Source: an optimization exercise on an open RTL-to-GDS flow (aim: small area and a short achievable clock period). Production flows keep margins and buffers that such runs may drop.
Function was checked by simulation only, so behaviour that the tests miss may differ from the original.
Some runs may be left out. An edit can pass the tests and still lose a function that they never use.
With no activity given, the tool overestimates toggling in this design, so its power and IR-drop figures are unreliable.

## flow/design.v in outline (module list and top-level ports)
// module BU2_NWC: 2270 lines
// module fa1: 4 lines
// module ha1: 4 lines
module BU2_NWC (
    input [28-1:0] in1,
    input [28-1:0] in2,
    input [28-1:0] twiddle,
    input [28-1:0] modulus,
    input rst,
    input clk,
    output logic [28-1:0] BU_a,
    output logic [28-1:0] BU_b,
    output logic [28-1:0] twiddle_BU_out,
    output logic [28-1:0] modulus_BU_out
);
  // ...
==> flow/run.sh <==
#!/bin/bash
# synth_recipe.tcl (not shown) runs the flow's synth.tcl, then flattens the netlist and writes it again
# the make line also repeats each setting of config.mk as NAME=value (left out here)
make -C /OpenROAD-flow-scripts/flow DESIGN_CONFIG=/design/flow/config.mk WORK_HOME=/design/flow/orfs CLKGATE_MAP_FILE= SYNTH_SCRIPT=/design/flow/synth_recipe.tcl finish
==> flow/config.mk <==
export PLATFORM = sky130hd
export DESIGN_NAME = BU2_NWC
export DESIGN_NICKNAME = BU2_NWC
export VERILOG_FILES = /design/flow/design.v
export SDC_FILE = /design/flow/constraint.sdc
export NUM_CORES = 4
export LEC_CHECK = 0
export CAP_MARGIN = 20
export CORE_MARGIN = 2
export CORE_UTILIZATION = 40
export SLEW_MARGIN = 20
export SYNTH_HIERARCHICAL = 1
export SYNTH_MINIMUM_KEEP_SIZE = 0
==> flow/constraint.sdc <==
create_clock -name core_clock -period 11.0 [get_ports {clk}]
set_input_delay 2.2000 -clock core_clock [delete_from_list [all_inputs] [get_ports {clk}]]
set_output_delay 2.2000 -clock core_clock [all_outputs]
set_load 0.01 [all_outputs]
Figure 1. Metal 4 (run 1).
Scale bar: 100 um. Supply wires on this layer in gray.
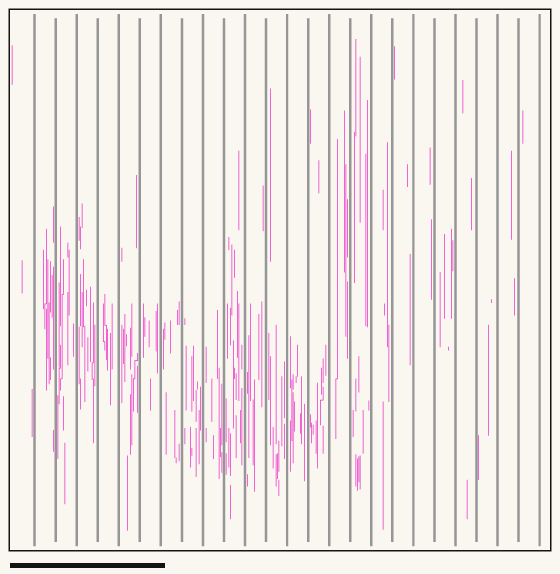
longest straight run: 155 um
wire length on this layer: 7150 um
nets with wire on the layer: 117
drt total wl: 141 mm
Via Count: 32.5k

Figure 2. IR drop map (run 1).
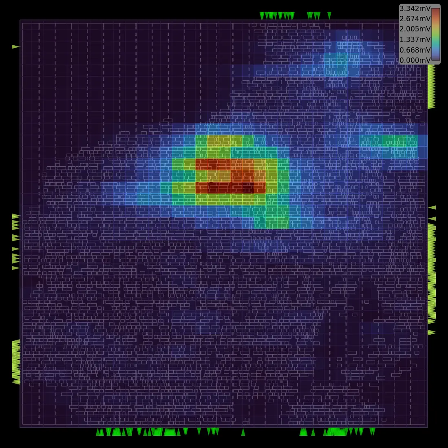

Figure 3. Sequential cells colored by netlist name (run 1).
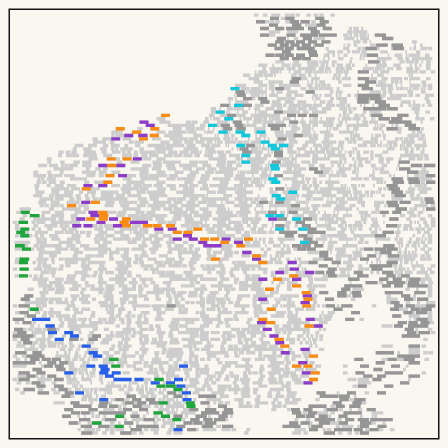
legend:
  y1:
    color: green
    placed_flops: 28
    where: south-west
  S2:
    color: purple
    placed_flops: 55
  C2:
    color: orange
    placed_flops: 53
  tb3:
    color: cyan
    placed_flops: 29
  x3_1:
    color: blue
    placed_flops: 30
    where: south-west
not colored: 432
Seq/total area: 24.5%
fin util: 45.6%
Sequential Area: 13200 um^2

Figure 4. Cells colored by class (run 1).
Fill, decap, tap and diode cells in gray.
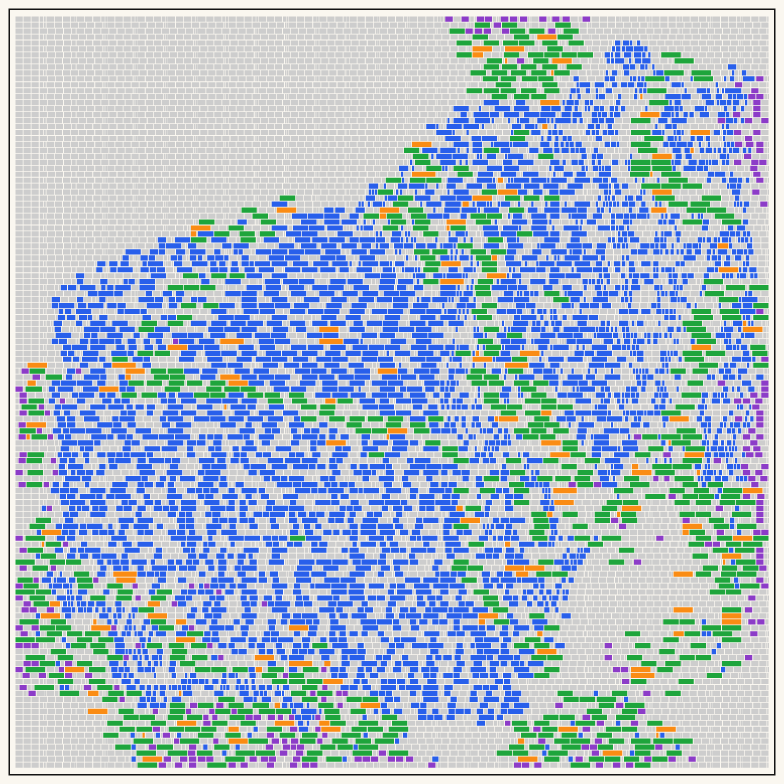
legend:
  other buffers and delay cells:
    color: purple
    cells: 283
    share_of_their_area: 5.2%
  clock drivers and dummy loads:
    color: orange
    cells: 140
    share_of_their_area: 5.1%
  combinational and other logic:
    color: blue
    cells: 3126
    share_of_their_area: 64%
  flops:
    color: green
    cells: 627
    share_of_their_area: 25%
core area: 118000 um^2
Cell Rows: 126
fin area: 53700 um^2

==> reports/metrics.csv, run 1 <==
stage,metric,value,unit
critical_path,worstPathRequired,8.80,ns
timing,fmax,0.148,GHz
run,cap_violations,0,
cts,hold_buffers,0,
cts,cts_buffers,75,
logic_synthesis,yosysUniqueCellTypes,91,
worst_hold_path,hold_path_depth,0,
placed_design,hpwl,101,mm
placed_design,placed_cells,5572,
logic_synthesis,synth_seq_cells,627,
layout,seq_cells,627,
logic_synthesis,synth_top_family_by_area,adder cells,
cts,cts_buffer_depth,3,
layout,clock_buffers,99,
timing,tns,0,ns
critical_path,crit_path_max_fanout,16,
timing,worst_pin_slew,1.16,ns
layout,largest_reg_flops,55,
timing,maxSlewViolCount,0,
layout,area_growth,13.3,%
critical_path,crit_type,flop to primary output,
timing,min_period,6.76,ns
timing,holdWs,0.319,ns
detailed_routing,drtIter0Drc,2514,
layout,final_cell_mix,"fa_1 (703), dfxtp_1 (493), mux2_2 (381)",
critical_path,crit_path_start_kind,flop,
logic_synthesis,synth-compound-area-share,12.1,%
logic_synthesis,synth_async_sr_flop_share,19.3,%
critical_path,r2r_slack,5.31,ns
layout,clk_share,4.96,%
detailed_routing,route.antenna.remaining_nets,0,
global_route,use_met2,37.8,%
layout,multi_input_area_share,59.9,%
cts,cts.clk_slew.worst_paths,0.08,ns
cts,cts.sinks,627,
floorplan,die_w,348,um
logic_synthesis,yosys-top-cells-area,"fa_1 (30%), dfxtp_1 (21%), mux2_2 (9.1%)",
detailed_routing,wire_per_inst,24.7,um
cts,clkLatencyLatePin,0.68,ns
layout,n_antenna_cell,2,
global_route,grt_use_met1,30.1,%
global_route,top_usage_layer,met2,
timing,fin_crit_sh,61.5,%
detailed_routing,route.detailed.drc,0,
logic_synthesis,synth_top_cell_by_area,fa_1,
floorplan,fp.dieH,348,um
critical_path,path_delay_family,simple AND/OR/NAND/NOR gates,
floorplan,pin_count,226,
global_route,grt_pass1_wl,215,mm
layout,dominant_cells,multi-input gates,
placed_design,postPlaceCellArea,51000,um^2
timing,finalClockSkew,0.0503,ns
critical_path,path_depth,12,
global_route,grt_usage,23.4,%
timing,layout_setup_ws,4.24,ns
critical_path,crit_slowest_cell,or3_1,
logic_synthesis,synth_area,47400,um^2
logic_synthesis,syn_inst,4027,
floorplan,dieArea,121000,um^2
cts,cts_setup_buffers,0,
cts,htree_levels,3,
detailed_routing,avgViaCountPerCell,5.68,
timing,setup_viol,0,
logic_synthesis,yosysMostFrequentCell,fa_1,
layout,multi_input_area,32200,um^2
layout,nonClockInverterCount,282,
timing,final_hold_viol_count,0,
layout,final_net_count,5214,
global_route,grt_remaining_overflow,0,
logic_synthesis,synth_warnings,7,
logic_synthesis,yosys.area_share.xor_xnor,2.60,%
detailed_routing,met1_length,58.4,mm
layout,buffer_area_share,5.00,%
critical_path,ff2ff_path_depth,15,
run_status,outcome,timing/DRC/antenna clean,
detailed_routing,dr_wl_met2,65.1,mm
logic_synthesis,yosysTopAreaCellShare,29.7,%
critical_path,worstPathCellList,inv_1 -> ha_1 -> inv_1 -> o21ai_1 -> or3_1 -> nor3_1 -> and3_1 -> nand2_1 -> or3_1 -> nor2_1 -> a21oi_1 -> clkdlybuf4s50_1,
placed_design,post-place-ws,4.94,ns
cts,cts.repair.resized,0,
logic_synthesis,synthTopCellsByCount,"fa_1 (703), dfxtp_1 (506), mux2_2 (381)",
global_route,antenna_found_initial,4,
logic_synthesis,synthFlopType,dfxtp_1,
logic_synthesis,yosysSeqAreaShare,27.8,%
timing,slew_headroom,22.7,%
layout,fill_cells,10700,
critical_path,endpoint_kind,primary output,
Figure 5. Met2 routing (run 1).
Scale bar: 100 um.
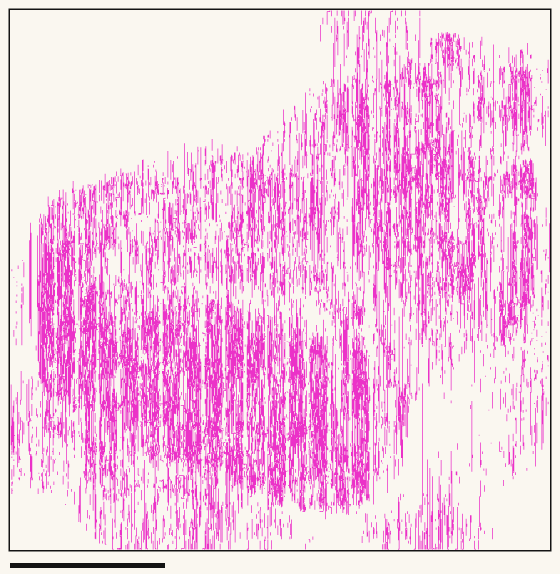

--- run 2: outline of the changes from run 1 ---
flow/design.v: 2279 -> 2975 lines; modules unchanged: 2
  BU2_NWC: edited, 2270 -> 2704 lines
  ppsel3: new, 3 lines
  ppsel2: new, 3 lines
  ppsel1: new, 3 lines
  outfix: new, 91 lines
  obit: new, 3 lines
  lt3: new, 6 lines
  sub3p: new, 69 lines
  sub3m: new, 69 lines
  g_nor2: new, 3 lines
  g_nor3: new, 3 lines
  g_nor4: new, 3 lines
  g_and2: new, 3 lines
  g_inv: new, 3 lines
==> module g_and2 as of run 2 <==
module g_and2 (input a, input b, output y);
  assign y = a & b;
endmodule
==> module outfix as of run 2 <==
module outfix (input [27:0] x, input [2:0] k, input g8, input g16, input za,
               output [27:0] o);
  wire b, bb;
  lt3 ult3a (.a(x[2:0]), .b(k), .y(b));
  lt3 ult3b (.a(x[2:0]), .b(k), .y(bb));
  wire [2:0] lo3, lo3p;
  sub3m usub3 (.a(x[2:0]), .b(k), .y(lo3));
  sub3p usub3p (.a(x[2:0]), .b(k), .y(lo3p));
  wire n1; g_inv un1 (.a(x[3]), .y(n1));
  wire n2; g_nor2 un2 (.a(x[3]), .b(x[4]), .y(n2));
  wire n3; g_nor3 un3 (.a(x[3]), .b(x[4]), .c(x[5]), .y(n3));
  wire n4; g_nor4 un4 (.a(x[3]), .b(x[4]), .c(x[5]), .d(x[6]), .y(n4));
  wire n5; g_inv un5 (.a(x[7]), .y(n5));
  wire n6; g_and2 un6 (.a(n4), .b(n5), .y(n6));
  wire n7; g_nor2 un7 (.a(x[7]), .b(x[8]), .y(n7));
  wire n8; g_and2 un8 (.a(n4), .b(n7), .y(n8));
  wire n9; g_nor3 un9 (.a(x[7]), .b(x[8]), .c(x[9]), .y(n9));
  wire n10; g_and2 un10 (.a(n4), .b(n9), .y(n10));
  wire n11; g_nor4 un11 (.a(x[7]), .b(x[8]), .c(x[9]), .d(x[10]), .y(n11));
  wire n12; g_and2 un12 (.a(n4), .b(n11), .y(n12));
  wire n13; g_inv un13 (.a(x[11]), .y(n13));
  wire n14; g_nor2 un14 (.a(x[11]), .b(x[12]), .y(n14));
  wire n15; g_nor3 un15 (.a(x[11]), .b(x[12]), .c(x[13]), .y(n15));
  wire n16; g_nor4 un16 (.a(x[11]), .b(x[12]), .c(x[13]), .d(x[14]), .y(n16));
  wire n17; g_inv un17 (.a(x[15]), .y(n17));
  wire n18; g_and2 un18 (.a(n16), .b(n17), .y(n18));
  wire n19; g_nor2 un19 (.a(x[15]), .b(x[16]), .y(n19));
  wire n20; g_and2 un20 (.a(n16), .b(n19), .y(n20));
  wire n21; g_nor3 un21 (.a(x[15]), .b(x[16]), .c(x[17]), .y(n21));
  wire n22; g_and2 un22 (.a(n16), .b(n21), .y(n22));
  wire n23; g_nor4 un23 (.a(x[15]), .b(x[16]), .c(x[17]), .d(x[18]), .y(n23));
  wire n24; g_and2 un24 (.a(n16), .b(n23), .y(n24));
  wire n25; g_and2 un25 (.a(g8), .b(n13), .y(n25));
  wire n26; g_and2 un26 (.a(g8), .b(n14), .y(n26));
  wire n27; g_and2 un27 (.a(g8), .b(n15), .y(n27));
  wire n28; g_and2 un28 (.a(g8), .b(n16), .y(n28));
  wire n29; g_and2 un29 (.a(g8), .b(n18), .y(n29));
  wire n30; g_and2 un30 (.a(g8), .b(n20), .y(n30));
  wire n31; g_and2 un31 (.a(g8), .b(n22), .y(n31));
  wire n32; g_and2 un32 (.a(g8), .b(n24), .y(n32));
  wire n33; g_inv un33 (.a(x[19]), .y(n33));
  wire n34; g_nor2 un34 (.a(x[19]), .b(x[20]), .y(n34));
  wire n35; g_nor3 un35 (.a(x[19]), .b(x[20]), .c(x[21]), .y(n35));
  wire n36; g_nor4 un36 (.a(x[19]), .b(x[20]), .c(x[21]), .d(x[22]), .y(n36));
  wire n37; g_inv un37 (.a(x[23]), .y(n37));
  wire n38; g_and2 un38 (.a(n36), .b(n37), .y(n38));
  wire n39; g_nor2 un39 (.a(x[23]), .b(x[24]), .y(n39));
  wire n40; g_and2 un40 (.a(n36), .b(n39), .y(n40));
  wire n41; g_nor3 un41 (.a(x[23]), .b(x[24]), .c(x[25]), .y(n41));
  wire n42; g_and2 un42 (.a(n36), .b(n41), .y(n42));
  wire n43; g_nor4 un43 (.a(x[23]), .b(x[24]), .c(x[25]), .d(x[26]), .y(n43));
  wire n44; g_and2 un44 (.a(n36), .b(n43), .y(n44));
  wire n45; g_and2 un45 (.a(g16), .b(n33), .y(n45));
  wire n46; g_and2 un46 (.a(g16), .b(n34), .y(n46));
  wire n47; g_and2 un47 (.a(g16), .b(n35), .y(n47));
  wire n48; g_and2 un48 (.a(g16), .b(n36), .y(n48));
  wire n49; g_and2 un49 (.a(g16), .b(n38), .y(n49));
  wire n50; g_and2 un50 (.a(g16), .b(n40), .y(n50));
  wire n51; g_and2 un51 (.a(g16), .b(n42), .y(n51));
  wire n52; g_and2 un52 (.a(g16), .b(n44), .y(n52));
  wire wrap = b & za;
  wire e7 = (lo3 == 3'd7);
  wire ne7 = ~e7;
  wire ob0; obit uob0 (.x(x[3]), .b(b), .z(1'b1), .za(za), .e(e7), .y(ob0));
  wire ob1; obit uob1 (.x(x[4]), .b(bb), .z(n1), .za(za), .e(e7), .y(ob1));
  wire ob2; obit uob2 (.x(x[5]), .b(b), .z(n2), .za(za), .e(e7), .y(ob2));
  wire ob3; obit uob3 (.x(x[6]), .b(bb), .z(n3), .za(za), .e(e7), .y(ob3));
  wire ob4; obit uob4 (.x(x[7]), .b(b), .z(n4), .za(za), .e(e7), .y(ob4));
  wire ob5; obit uob5 (.x(x[8]), .b(bb), .z(n6), .za(za), .e(e7), .y(ob5));
  wire ob6; obit uob6 (.x(x[9]), .b(b), .z(n8), .za(za), .e(e7), .y(ob6));
  wire ob7; obit uob7 (.x(x[10]), .b(bb), .z(n10), .za(za), .e(e7), .y(ob7));
  wire ob8; obit uob8 (.x(x[11]), .b(b), .z(n12), .za(za), .e(e7), .y(ob8));
  wire ob9; obit uob9 (.x(x[12]), .b(bb), .z(n25), .za(za), .e(e7), .y(ob9));
  wire ob10; obit uob10 (.x(x[13]), .b(b), .z(n26), .za(za), .e(e7), .y(ob10));
  wire ob11; obit uob11 (.x(x[14]), .b(bb), .z(n27), .za(za), .e(e7), .y(ob11));
  wire ob12; obit uob12 (.x(x[15]), .b(b), .z(n28), .za(za), .e(e7), .y(ob12));
  wire ob13; obit uob13 (.x(x[16]), .b(bb), .z(n29), .za(za), .e(e7), .y(ob13));
  wire ob14; obit uob14 (.x(x[17]), .b(b), .z(n30), .za(za), .e(e7), .y(ob14));
  wire ob15; obit uob15 (.x(x[18]), .b(bb), .z(n31), .za(za), .e(e7), .y(ob15));
  wire ob16; obit uob16 (.x(x[19]), .b(b), .z(n32), .za(za), .e(e7), .y(ob16));
  wire ob17; obit uob17 (.x(x[20]), .b(bb), .z(n45), .za(za), .e(e7), .y(ob17));
  wire ob18; obit uob18 (.x(x[21]), .b(b), .z(n46), .za(za), .e(e7), .y(ob18));
  wire ob19; obit uob19 (.x(x[22]), .b(bb), .z(n47), .za(za), .e(e7), .y(ob19));
  wire ob20; obit uob20 (.x(x[23]), .b(b), .z(n48), .za(za), .e(e7), .y(ob20));
  wire ob21; obit uob21 (.x(x[24]), .b(bb), .z(n49), .za(za), .e(e7), .y(ob21));
  wire ob22; obit uob22 (.x(x[25]), .b(b), .z(n50), .za(za), .e(ne7), .y(ob22));
  wire ob23; obit uob23 (.x(x[26]), .b(bb), .z(n51), .za(za), .e(1'b1), .y(ob23));
  wire ob24; obit uob24 (.x(x[27]), .b(b), .z(n52), .za(za), .e(1'b0), .y(ob24));
  assign o[2:0] = wrap ? lo3p : lo3;
  assign o[27:3] = {ob24, ob23, ob22, ob21, ob20, ob19, ob18, ob17, ob16, ob15, ob14, ob13, ob12, ob11, ob10, ob9, ob8, ob7, ob6, ob5, ob4, ob3, ob2, ob1, ob0};
endmodule
==> module obit as of run 2 <==
module obit (input x, input b, input z, input za, input e, output y);
  assign y = (x ^ (b & z)) & ~(b & za & e);
endmodule
==> module ppsel1 as of run 2 <==
module ppsel1 (input d1, input a, output pn);
  assign pn = ~(d1 & a);
endmodule
==> module g_nor2 as of run 2 <==
module g_nor2 (input a, input b, output y);
  assign y = ~(a | b);
endmodule
==> module ppsel3 as of run 2 <==
module ppsel3 (input d1, input a, input d2, input b, input d3, input c, output pn);
  assign pn = ~((d1 & a) | (d2 & b) | (d3 & c));
endmodule
==> module ppsel2 as of run 2 <==
module ppsel2 (input d1, input a, input d2, input b, output pn);
  assign pn = ~((d1 & a) | (d2 & b));
endmodule
==> module g_nor4 as of run 2 <==
module g_nor4 (input a, input b, input c, input d, output y);
  assign y = ~(a | b | c | d);
endmodule
==> module sub3m as of run 2 <==
module sub3m (input [2:0] a, input [2:0] b, output logic [2:0] y);
  always_comb
    case ({a, b})
      6'd0: y = 3'd0;
      6'd1: y = 3'd7;
      6'd2: y = 3'd6;
      6'd3: y = 3'd5;
      6'd4: y = 3'd4;
      6'd5: y = 3'd3;
      6'd6: y = 3'd2;
      6'd7: y = 3'd1;
      6'd8: y = 3'd1;
      6'd9: y = 3'd0;
      6'd10: y = 3'd7;
      6'd11: y = 3'd6;
      6'd12: y = 3'd5;
      6'd13: y = 3'd4;
      6'd14: y = 3'd3;
      6'd15: y = 3'd2;
      6'd16: y = 3'd2;
      6'd17: y = 3'd1;
      6'd18: y = 3'd0;
      6'd19: y = 3'd7;
      6'd20: y = 3'd6;
      6'd21: y = 3'd5;
      6'd22: y = 3'd4;
      6'd23: y = 3'd3;
      6'd24: y = 3'd3;
      6'd25: y = 3'd2;
      6'd26: y = 3'd1;
      6'd27: y = 3'd0;
      6'd28: y = 3'd7;
      6'd29: y = 3'd6;
      6'd30: y = 3'd5;
      6'd31: y = 3'd4;
      6'd32: y = 3'd4;
      6'd33: y = 3'd3;
      6'd34: y = 3'd2;
      6'd35: y = 3'd1;
      6'd36: y = 3'd0;
      6'd37: y = 3'd7;
      6'd38: y = 3'd6;
      6'd39: y = 3'd5;
      6'd40: y = 3'd5;
      6'd41: y = 3'd4;
      6'd42: y = 3'd3;
      6'd43: y = 3'd2;
      6'd44: y = 3'd1;
      6'd45: y = 3'd0;
      6'd46: y = 3'd7;
      6'd47: y = 3'd6;
      6'd48: y = 3'd6;
      6'd49: y = 3'd5;
      6'd50: y = 3'd4;
      6'd51: y = 3'd3;
      6'd52: y = 3'd2;
      6'd53: y = 3'd1;
      6'd54: y = 3'd0;
      6'd55: y = 3'd7;
      6'd56: y = 3'd7;
      6'd57: y = 3'd6;
      6'd58: y = 3'd5;
      6'd59: y = 3'd4;
      6'd60: y = 3'd3;
      6'd61: y = 3'd2;
      6'd62: y = 3'd1;
      6'd63: y = 3'd0;
    endcase
endmodule
==> module g_inv as of run 2 <==
module g_inv (input a, output y);
  assign y = ~a;
endmodule
==> module g_nor3 as of run 2 <==
module g_nor3 (input a, input b, input c, output y);
  assign y = ~(a | b | c);
endmodule
==> module sub3p as of run 2 <==
module sub3p (input [2:0] a, input [2:0] b, output logic [2:0] y);
  always_comb
    case ({a, b})
      6'd0: y = 3'd1;
      6'd1: y = 3'd0;
      6'd2: y = 3'd7;
      6'd3: y = 3'd6;
      6'd4: y = 3'd5;
      6'd5: y = 3'd4;
      6'd6: y = 3'd3;
      6'd7: y = 3'd2;
      6'd8: y = 3'd2;
      6'd9: y = 3'd1;
      6'd10: y = 3'd0;
      6'd11: y = 3'd7;
      6'd12: y = 3'd6;
      6'd13: y = 3'd5;
      6'd14: y = 3'd4;
      6'd15: y = 3'd3;
      6'd16: y = 3'd3;
      6'd17: y = 3'd2;
      6'd18: y = 3'd1;
      6'd19: y = 3'd0;
      6'd20: y = 3'd7;
      6'd21: y = 3'd6;
      6'd22: y = 3'd5;
      6'd23: y = 3'd4;
      6'd24: y = 3'd4;
      6'd25: y = 3'd3;
      6'd26: y = 3'd2;
      6'd27: y = 3'd1;
      6'd28: y = 3'd0;
      6'd29: y = 3'd7;
      6'd30: y = 3'd6;
      6'd31: y = 3'd5;
      6'd32: y = 3'd5;
      6'd33: y = 3'd4;
      6'd34: y = 3'd3;
      6'd35: y = 3'd2;
      6'd36: y = 3'd1;
      6'd37: y = 3'd0;
      6'd38: y = 3'd7;
      6'd39: y = 3'd6;
      6'd40: y = 3'd6;
      6'd41: y = 3'd5;
      6'd42: y = 3'd4;
      6'd43: y = 3'd3;
      6'd44: y = 3'd2;
      6'd45: y = 3'd1;
      6'd46: y = 3'd0;
      6'd47: y = 3'd7;
      6'd48: y = 3'd7;
      6'd49: y = 3'd6;
      6'd50: y = 3'd5;
      6'd51: y = 3'd4;
      6'd52: y = 3'd3;
      6'd53: y = 3'd2;
      6'd54: y = 3'd1;
      6'd55: y = 3'd0;
      6'd56: y = 3'd0;
      6'd57: y = 3'd7;
      6'd58: y = 3'd6;
      6'd59: y = 3'd5;
      6'd60: y = 3'd4;
      6'd61: y = 3'd3;
      6'd62: y = 3'd2;
      6'd63: y = 3'd1;
    endcase
endmodule
==> module lt3 as of run 2 <==
module lt3 (input [2:0] a, input [2:0] b, output y);
  wire g0 = b[0] & ~a[0];
  wire g1 = b[1] & ~a[1], p1 = b[1] | ~a[1];
  wire g2 = b[2] & ~a[2], p2 = b[2] | ~a[2];
  assign y = g2 | (p2 & (g1 | (p1 & g0)));
endmodule
--- a/flow/config.mk
+++ b/flow/config.mk
@@ -9,4 +9,5 @@
 export CORE_MARGIN = 2
 export CORE_UTILIZATION = 40
+export SETUP_SLACK_MARGIN = 5
 export SLEW_MARGIN = 20
 export SYNTH_HIERARCHICAL = 1
Figure 6. Met2 routing (run 2).
Scale bar: 100 um.
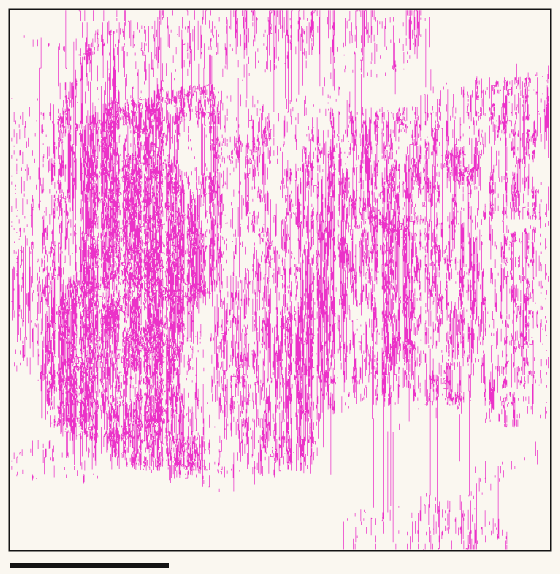
nets with wire on the layer: 4309
main direction: vertical
wire length on this layer: 61.3 mm
share of all routed wire: 44%

Figure 7. IR drop map (run 2).
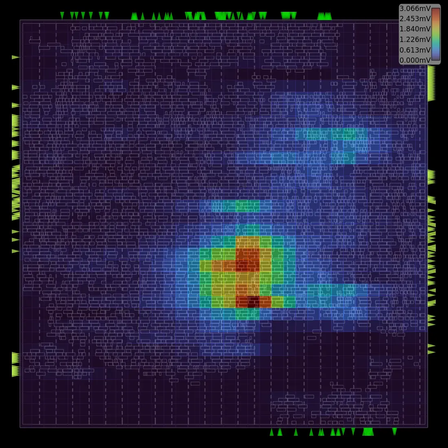

==> run 2 against run 1 <==
- register-to-register slack improved by 0.14 ns
- critical path depth decreased by 3
- first-iteration DRC count increased by 150%
- global-route usage increased by 0.37 points
- cell count decreased by 1.5%
- utilization increased by 0.67 points
- highest routed layer unchanged
==> reports/metrics.csv, run 2 <==
stage,metric,value,unit,change
run_status,outcome,timing/DRC/antenna clean,,
floorplan,die_w,340,um,-2.3%
detailed_routing,avgViaCountPerCell,5.95,,+4.7%
timing,maxSlewViolCount,0,,unchanged
timing,min_period,5.68,ns,-1.08 ns
logic_synthesis,synth_area,45200,um^2,-4.6%
layout,stdcell_area,52000,um^2,-3.2%
logic_synthesis,synth-compound-area-share,16.6,%,+4.5 points
layout,dominant_cells,multi-input gates,,
logic_synthesis,synth_seq_cells,633,,+0.96%
global_route,grt_usage,23.8,%,+0.37 points
critical_path,crit_path_start_kind,flop,,
timing,holdWs,0.320,ns,+0.00140 ns
logic_synthesis,synth_top_family_by_area,adder cells,,
logic_synthesis,syn_inst,3788,,-5.9%
timing,fmax,0.176,GHz,+19%
critical_path,r2r_slack,5.45,ns,+0.14 ns
timing,slew_headroom,19.5,%,-3.2 points
logic_synthesis,yosys.area_share.xor_xnor,2.28,%,-0.32 points
global_route,top_usage_layer,met2,,
layout,ff_latch_area,13300,um^2,+1.1%
cts,cts.clk_slew.worst_paths,0.06,ns,-0.02 ns
placed_design,hpwl,97.0,mm,-3.9%
logic_synthesis,synth_top_cell_by_area,fa_1,,
cts,cts_buffers,72,,-4.0%
layout,n_antenna_cell,0,,-2
floorplan,pin_count,226,,unchanged
layout,clock_buffers,102,,+3.0%
timing,final_hold_viol_count,0,,unchanged
detailed_routing,met1_length,54.7,mm,-6.3%
cts,cts.repair.resized,2,,+2
detailed_routing,wire_per_inst,24.8,um,+0.33%
global_route,grt_remaining_overflow,0,,unchanged
detailed_routing,route.detailed.drc,0,,unchanged
critical_path,worstPathCellList,inv_1 -> ha_1 -> a221o_1 -> o22ai_1 -> and3_2 -> inv_1 -> a21oi_1 -> a22o_1 -> clkdlybuf4s50_1,,
detailed_routing,drtIter0Drc,6195,,+150%
global_route,grt_pass1_wl,211,mm,-1.9%
cts,clkLatencyLatePin,0.65,ns,-0.03 ns
layout,final_cell_mix,"fa_1 (714), dfxtp_1 (504), inv_1 (480)",,
timing,layout_setup_ws,5.32,ns,+1.08 ns
detailed_routing,dr_wl_met2,61.3,mm,-5.8%
placed_design,postPlaceCellArea,49400,um^2,-3.2%
worst_hold_path,hold_path_depth,0,,unchanged
critical_path,endpoint_kind,primary output,,
logic_synthesis,synth_warnings,9,,+2
critical_path,path_depth,9,,-3
logic_synthesis,yosysSeqAreaShare,29.4,%,+1.7 points
logic_synthesis,yosysUniqueCellTypes,99,,+8.8%
placed_design,post-place-ws,4.75,ns,-0.182 ns
layout,fin_util,46.3,%,+0.67 points
timing,worst_pin_slew,1.21,ns,+0.0488 ns
timing,fin_crit_sh,51.7,%,-9.8 points
logic_synthesis,synthTopCellsByCount,"fa_1 (714), dfxtp_1 (506), inv_1 (481)",,
cts,hold_buffers,0,,unchanged
cts,cts_setup_buffers,0,,unchanged
logic_synthesis,yosysTopAreaCellShare,31.6,%,+1.9 points
layout,largest_reg_flops,55,,unchanged
cts,cts_buffer_depth,3,,unchanged
timing,tns,0,ns,unchanged
critical_path,ff2ff_path_depth,13,,-2
layout,clk_share,4.96,%,about the same
Figure 8. Metal 4 (run 2).
Scale bar: 100 um. Supply wires on this layer in gray.
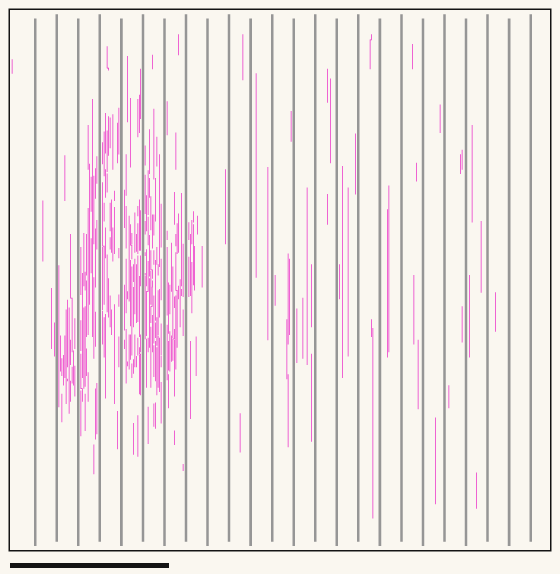
main direction: vertical
share of all routed wire: 5.7%
Via Count: 33.5k
drt total wl: 140 mm

Figure 9. Sequential cells colored by netlist name (run 2).
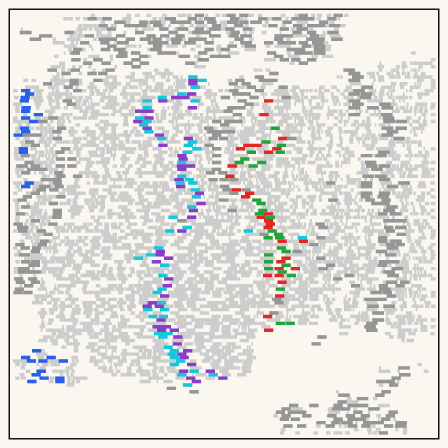
legend:
  S2n:
    color: cyan
    placed_flops: 55
    where: a column down the middle
  C2n:
    color: purple
    placed_flops: 53
    where: a column down the middle
  tb3n:
    color: green
    placed_flops: 29
    where: center
  ta3n:
    color: red
    placed_flops: 30
    where: center
  y1:
    color: blue
    placed_flops: 28

Figure 10. Cells colored by class (run 2).
Fill, decap, tap and diode cells in gray.
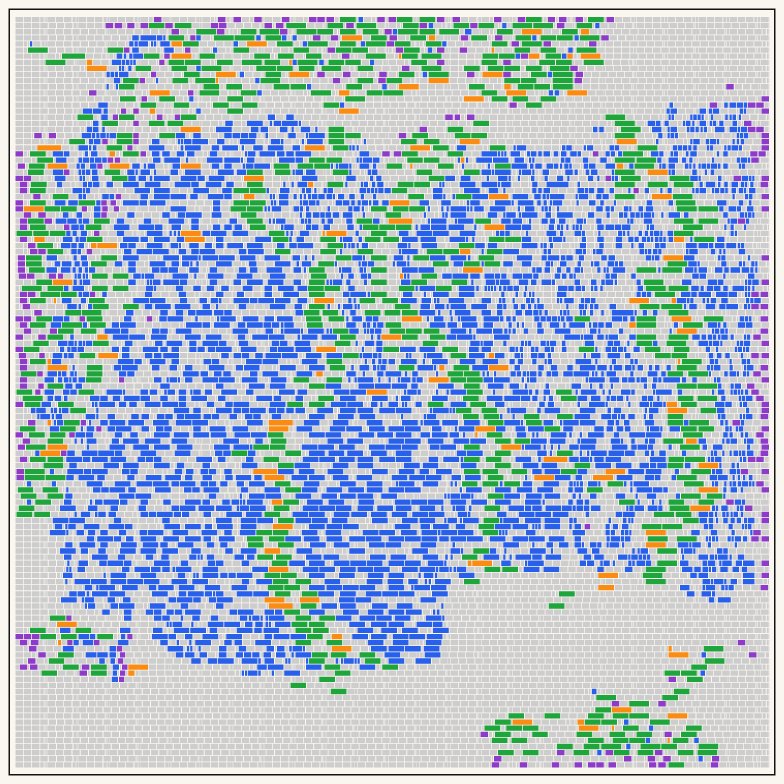

==> run 3: changes to the inputs <==
==> flow/flow/run.sh (new file) <==
#!/bin/bash
# The standard layout (standard.sh: standard synthesis, ORFS place/CTS/route) with
# repair_timing aiming at a 6 ns setup margin, so that the resizer keeps working on the
# critical paths after the 11 ns clock is met. Constraints and clock are unchanged.
set -euo pipefail
bash standard.sh SETUP_SLACK_MARGIN=6 finish > standard.log 2>&1
==> flow/standard.sh (new file) <==
#!/bin/bash
# synth_recipe.tcl (not shown) runs the flow's synth.tcl, then flattens the netlist and writes it again
# the make line also repeats each setting of config.mk as NAME=value (left out here)
make -C /OpenROAD-flow-scripts/flow DESIGN_CONFIG=/design/flow/config.mk WORK_HOME=/design/flow/orfs CLKGATE_MAP_FILE= SYNTH_SCRIPT=/design/flow/synth_recipe.tcl "${@:-finish}"
--- a/flow/config.mk
+++ b/flow/config.mk
@@ -10,3 +10,2 @@
 export CORE_UTILIZATION = 40
-export SETUP_SLACK_MARGIN = 5
 export SLEW_MARGIN = 20
removed: flow/run.sh
Figure 11. Cells colored by class (run 3).
Fill, decap, tap and diode cells in gray.
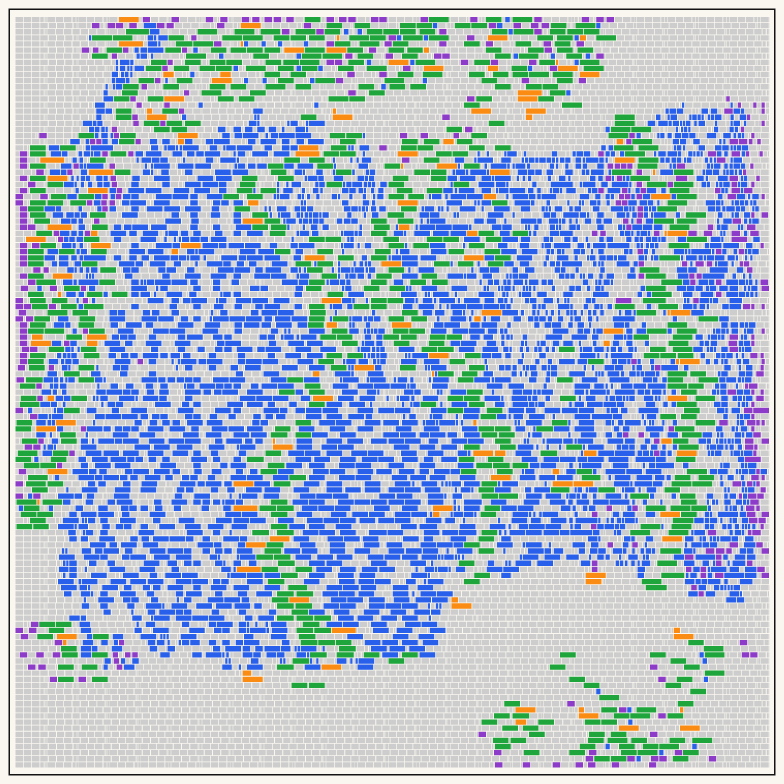
legend:
  other buffers and delay cells:
    color: purple
    cells: 402
    share_of_their_area: 6.8%
  flops:
    color: green
    cells: 633
    share_of_their_area: 26%
  clock drivers and dummy loads:
    color: orange
    cells: 132
    share_of_their_area: 4.9%
  combinational and other logic:
    color: blue
    cells: 3081
    share_of_their_area: 63%
fin area: 54000 um^2
fin util: 48.0%
Seq/total area: 24.8%

Figure 12. Metal 4 (run 3).
Scale bar: 100 um. Supply wires on this layer in gray.
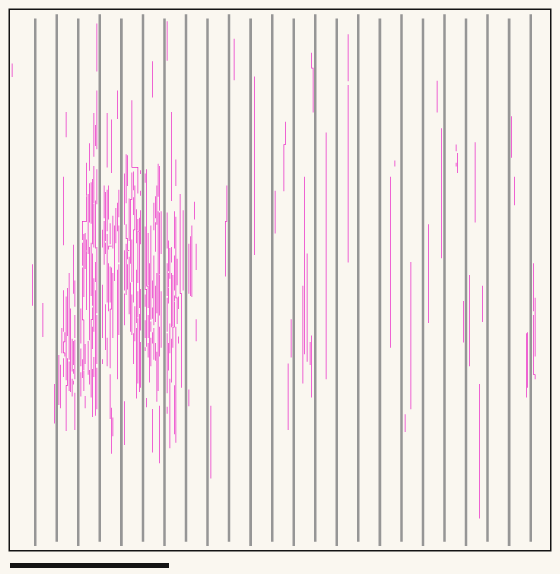
share of all routed wire: 5.4%
nets with wire on the layer: 117
longest straight run: 155 um
wire length on this layer: 7670 um
main direction: vertical

Figure 13. Met2 routing (run 3).
Scale bar: 100 um.
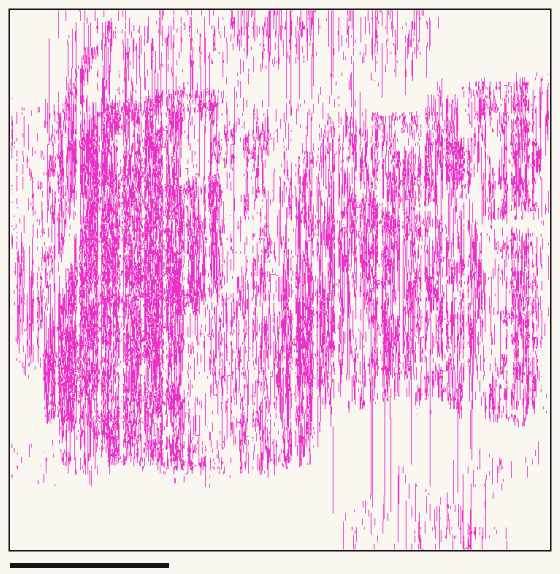
nets with wire on the layer: 4475
longest straight run: 122 um
main direction: vertical
share of all routed wire: 45%
grt met2 use: 38.6%
drt total wl: 143 mm

Figure 14. IR drop map (run 3).
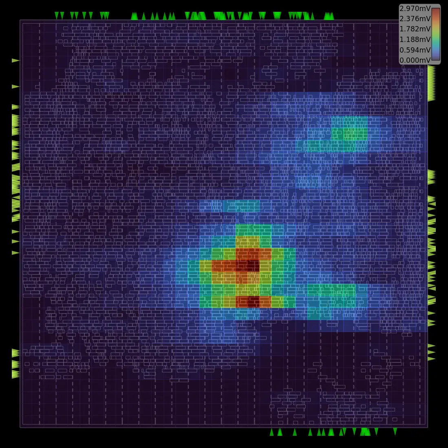

==> run 3 against run 2 <==
- clock-buffer cell count fell by 6
- cell count rose by 2.2%
- utilization rose by 1.7 points
- critical path depth rose by 2
- highest routed layer is now met4
- register-to-register slack improved by 0.50 ns
- synthesized area did not move
- wire length rose by 2.6%
- global-route usage rose by 0.49 points
==> reports/metrics.csv, run 3 <==
stage,metric,value,unit,change
run_status,outcome,timing/DRC/antenna clean,,
critical_path,path_depth,11,,+2
placed_design,postPlaceCellArea,49400,um^2,about the same
timing,final_hold_viol_count,0,,unchanged
logic_synthesis,syn_inst,3788,,unchanged
cts,hold_buffers,0,,unchanged
global_route,grt_usage,24.2,%,+0.49 points
detailed_routing,route.detailed.drc,0,,unchanged
timing,layout_setup_ws,5.92,ns,+0.601 ns
floorplan,pin_count,226,,unchanged
timing,tns,0,ns,unchanged
critical_path,r2r_slack,5.95,ns,+0.50 ns
cts,cts_buffers,72,,unchanged
logic_synthesis,yosys.area_share.xor_xnor,2.28,%,unchanged
critical_path,endpoint_kind,primary output,,
layout,largest_reg_flops,55,,unchanged
logic_synthesis,synth-compound-area-share,16.6,%,unchanged
cts,clkLatencyLatePin,0.67,ns,+0.02 ns
timing,holdWs,0.320,ns,+0.0000600 ns
logic_synthesis,synth_top_cell_by_area,fa_1,,
detailed_routing,vias,34100,,+2.0%
logic_synthesis,synth_warnings,9,,unchanged
global_route,top_usage_layer,met2,,
timing,fin_crit_sh,46.2,%,-5.5 points
placed_design,hpwl,96.0,mm,-1.0%
timing,min_period,5.08,ns,-0.601 ns
global_route,grt_remaining_overflow,0,,unchanged
layout,n_antenna_cell,1,,+1
logic_synthesis,synthTopCellsByCount,"fa_1 (714), dfxtp_1 (506), inv_1 (481)",,
worst_hold_path,hold_path_depth,0,,unchanged
detailed_routing,met1_length,54.6,mm,-0.20%
layout,ff_latch_area,13400,um^2,+0.70%
logic_synthesis,yosysSeqAreaShare,29.4,%,unchanged
logic_synthesis,yosysTopAreaCellShare,31.6,%,unchanged
timing,worst_pin_slew,1.37,ns,+0.163 ns
cts,cts.clk_slew.worst_paths,0.06,ns,about the same
logic_synthesis,synth_top_family_by_area,adder cells,,
detailed_routing,dr_wl_met2,64.7,mm,+5.6%
cts,cts_buffer_depth,3,,unchanged
logic_synthesis,synth_seq_cells,633,,unchanged
Figure 15. Sequential cells colored by netlist name (run 3).
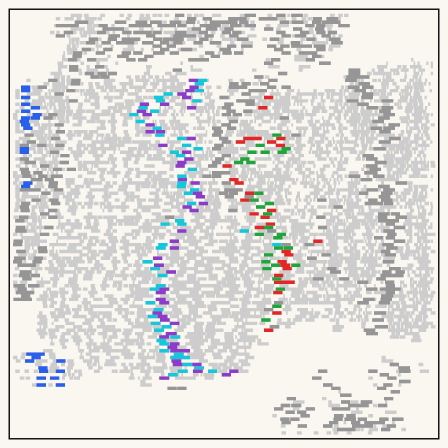

==> run 4: changes to the inputs <==
==> flow/flow/run.sh (replaced) <==
#!/bin/bash
# The standard layout (standard.sh: standard synthesis, ORFS place/CTS/route) with
# repair_timing aiming at a 6.5 ns setup margin, so that the resizer keeps working on the
# critical paths after the 11 ns clock is met. Constraints and clock are unchanged.
set -euo pipefail
bash standard.sh SETUP_SLACK_MARGIN=6.5 finish > standard.log 2>&1
Figure 16. Sequential cells colored by netlist name (run 4).
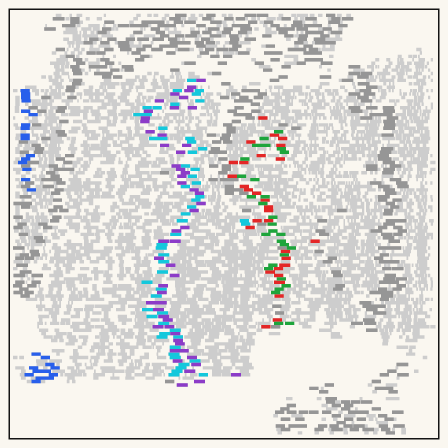
legend:
  y1:
    color: blue
    placed_flops: 28
  S2n:
    color: cyan
    placed_flops: 55
  tb3n:
    color: green
    placed_flops: 29
    where: center
  ta3n:
    color: red
    placed_flops: 30
    where: center
  C2n:
    color: purple
    placed_flops: 53
    where: a column down the middle

Figure 17. IR drop map (run 4).
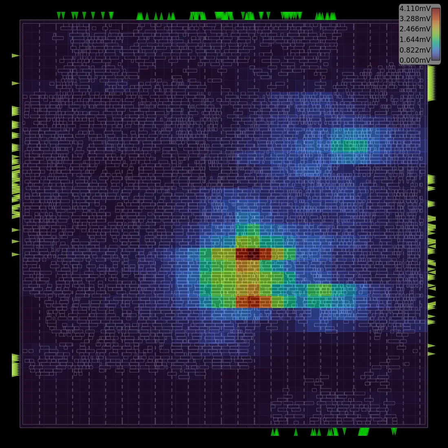

==> run 4 against run 3 <==
- non-clock buffer count grew 41
- utilization grew 1.1 points
- worst hold slack lost 0.0052 ns
- fmax grew 2.7%
- synthesized cell count is the same
- critical endpoint is now BU_b[16]
==> reports/metrics.csv, run 4 <==
stage,metric,value,unit,change
floorplan,pin_count,226,,unchanged
global_route,grt_max_degree,64,,
timing,layout_setup_ws,6.05,ns,+0.134 ns
detailed_routing,dr_wl_met2,64.0,mm,-1.2%
logic_synthesis,synth_seq_cells,633,,unchanged
logic_synthesis,synth_warnings,9,,unchanged
detailed_routing,route.detailed.drc,0,,unchanged
detailed_routing,drt-total-wl,144,mm,+0.55%
layout,n_antenna_cell,3,,+2
timing,worst_pin_slew,1.28,ns,-0.0842 ns
detailed_routing,met1_length,55.1,mm,+0.88%
global_route,top_usage_layer,met2,,
timing,holdWs,0.315,ns,-0.00525 ns
logic_synthesis,synthTopCellsByCount,"fa_1 (714), dfxtp_1 (506), inv_1 (481)",,
critical_path,endpoint_kind,primary output,,
critical_path,path_depth,10,,-1
logic_synthesis,yosys.area_share.xor_xnor,2.28,%,unchanged
run_status,outcome,timing/DRC/antenna clean,,
logic_synthesis,synth_top_cell_by_area,fa_1,,
layout,largest_reg_flops,55,,unchanged
critical_path,r2r_slack,6.18,ns,+0.23 ns
logic_synthesis,syn_inst,3788,,unchanged
worst_hold_path,hold_path_depth,0,,unchanged
logic_synthesis,synth_top_family_by_area,adder cells,,
cts,cts_buffer_depth,3,,unchanged
cts,cts.clk_slew.worst_paths,0.07,ns,about the same
placed_design,postPlaceCellArea,49800,um^2,+0.71%
critical_path,worstPathCellList,buf_6 -> buf_6 -> nand2b_4 -> a221o_1 -> o22ai_4 -> and3_4 -> buf_6 -> a21oi_2 -> a22o_1 -> buf_2,,
timing,final_hold_viol_count,0,,unchanged
global_route,grt_remaining_overflow,0,,unchanged
logic_synthesis,synth-compound-area-share,16.6,%,unchanged
cts,clkLatencyLatePin,0.67,ns,about the same
cts,hold_buffers,0,,unchanged
timing,tns,0,ns,unchanged
cts,cts_buffers,70,,-2.8%
layout,ff_latch_area,13500,um^2,+0.76%
logic_synthesis,yosysSeqAreaShare,29.4,%,unchanged
layout,seq_share,24.5,%,-0.37 points
logic_synthesis,yosysTopAreaCellShare,31.6,%,unchanged
timing,fin_crit_sh,45.0,%,-1.2 points
Figure 18. Met2 routing (run 4).
Scale bar: 100 um.
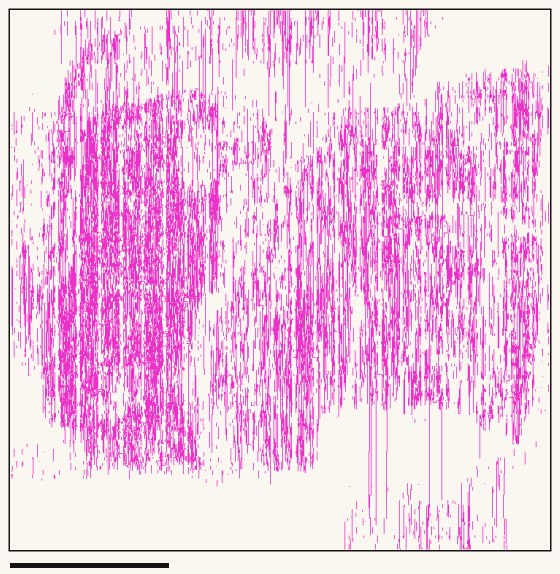
longest straight run: 105 um
nets with wire on the layer: 4596

Figure 19. Cells colored by class (run 4).
Fill, decap, tap and diode cells in gray.
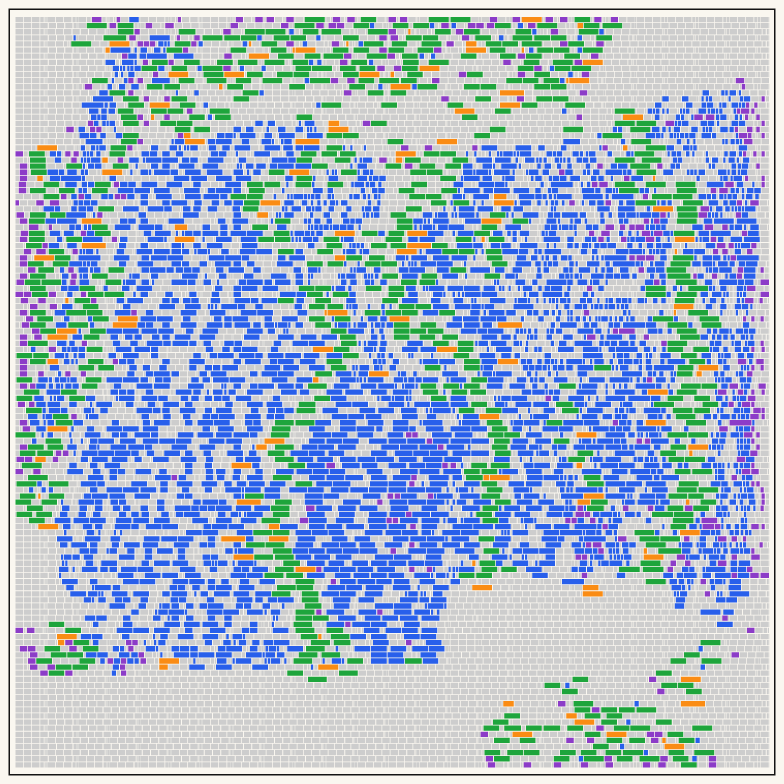
legend:
  flops:
    color: green
    cells: 633
    share_of_their_area: 25%
  other buffers and delay cells:
    color: purple
    cells: 443
    share_of_their_area: 7.2%
  clock drivers and dummy loads:
    color: orange
    cells: 129
    share_of_their_area: 4.6%
  combinational and other logic:
    color: blue
    cells: 3080
    share_of_their_area: 63%
fin util: 49.1%
fin area: 55200 um^2

[re-timing with driven ports]
How much do the figures lean on ideal ports? The routed layouts below were timed once more, with nothing changed but the port constraints. Step 1 (the two cells are an assumption about what drives the block):
set clk [get_ports {clk}]
set_driving_cell -lib_cell sky130_fd_sc_hd__clkbuf_16 $clk
set_driving_cell -lib_cell sky130_fd_sc_hd__buf_2 [delete_from_list [all_inputs] $clk]
Step 2 adds t to the input delays and takes it off the output delays; t is the mean of the earliest and latest rising clock arrival at the registers after step 1. Input paths then give back, and output paths get back, about the clock's delay inside the block. a / b / c = ideal ports / drivers / drivers and shift; a / b = the first two.
run | t, ns | setup WS [ns] | worst setup path after step 2 | clock arrival spread, ns | pins driven straight from the clock port
run 1 | 0.730 | 4.240 / 4.174 / 4.903 | register to output | 0.069 / 0.069 | 1
run 2 | 0.703 | 5.317 / 5.248 / 4.719 | input to register | 0.034 / 0.034 | 1
run 3 | 0.718 | 5.918 / 5.852 / 5.455 | input to register | 0.033 / 0.033 | 1
run 4 | 0.722 | 6.052 / 5.985 / 5.894 | input to register | 0.032 / 0.032 | 1
After both steps every run listed still meets setup and hold. For run 2, which loses most, drivers alone change the setup slack by -0.069 ns; drivers and shift together by -0.598 ns.
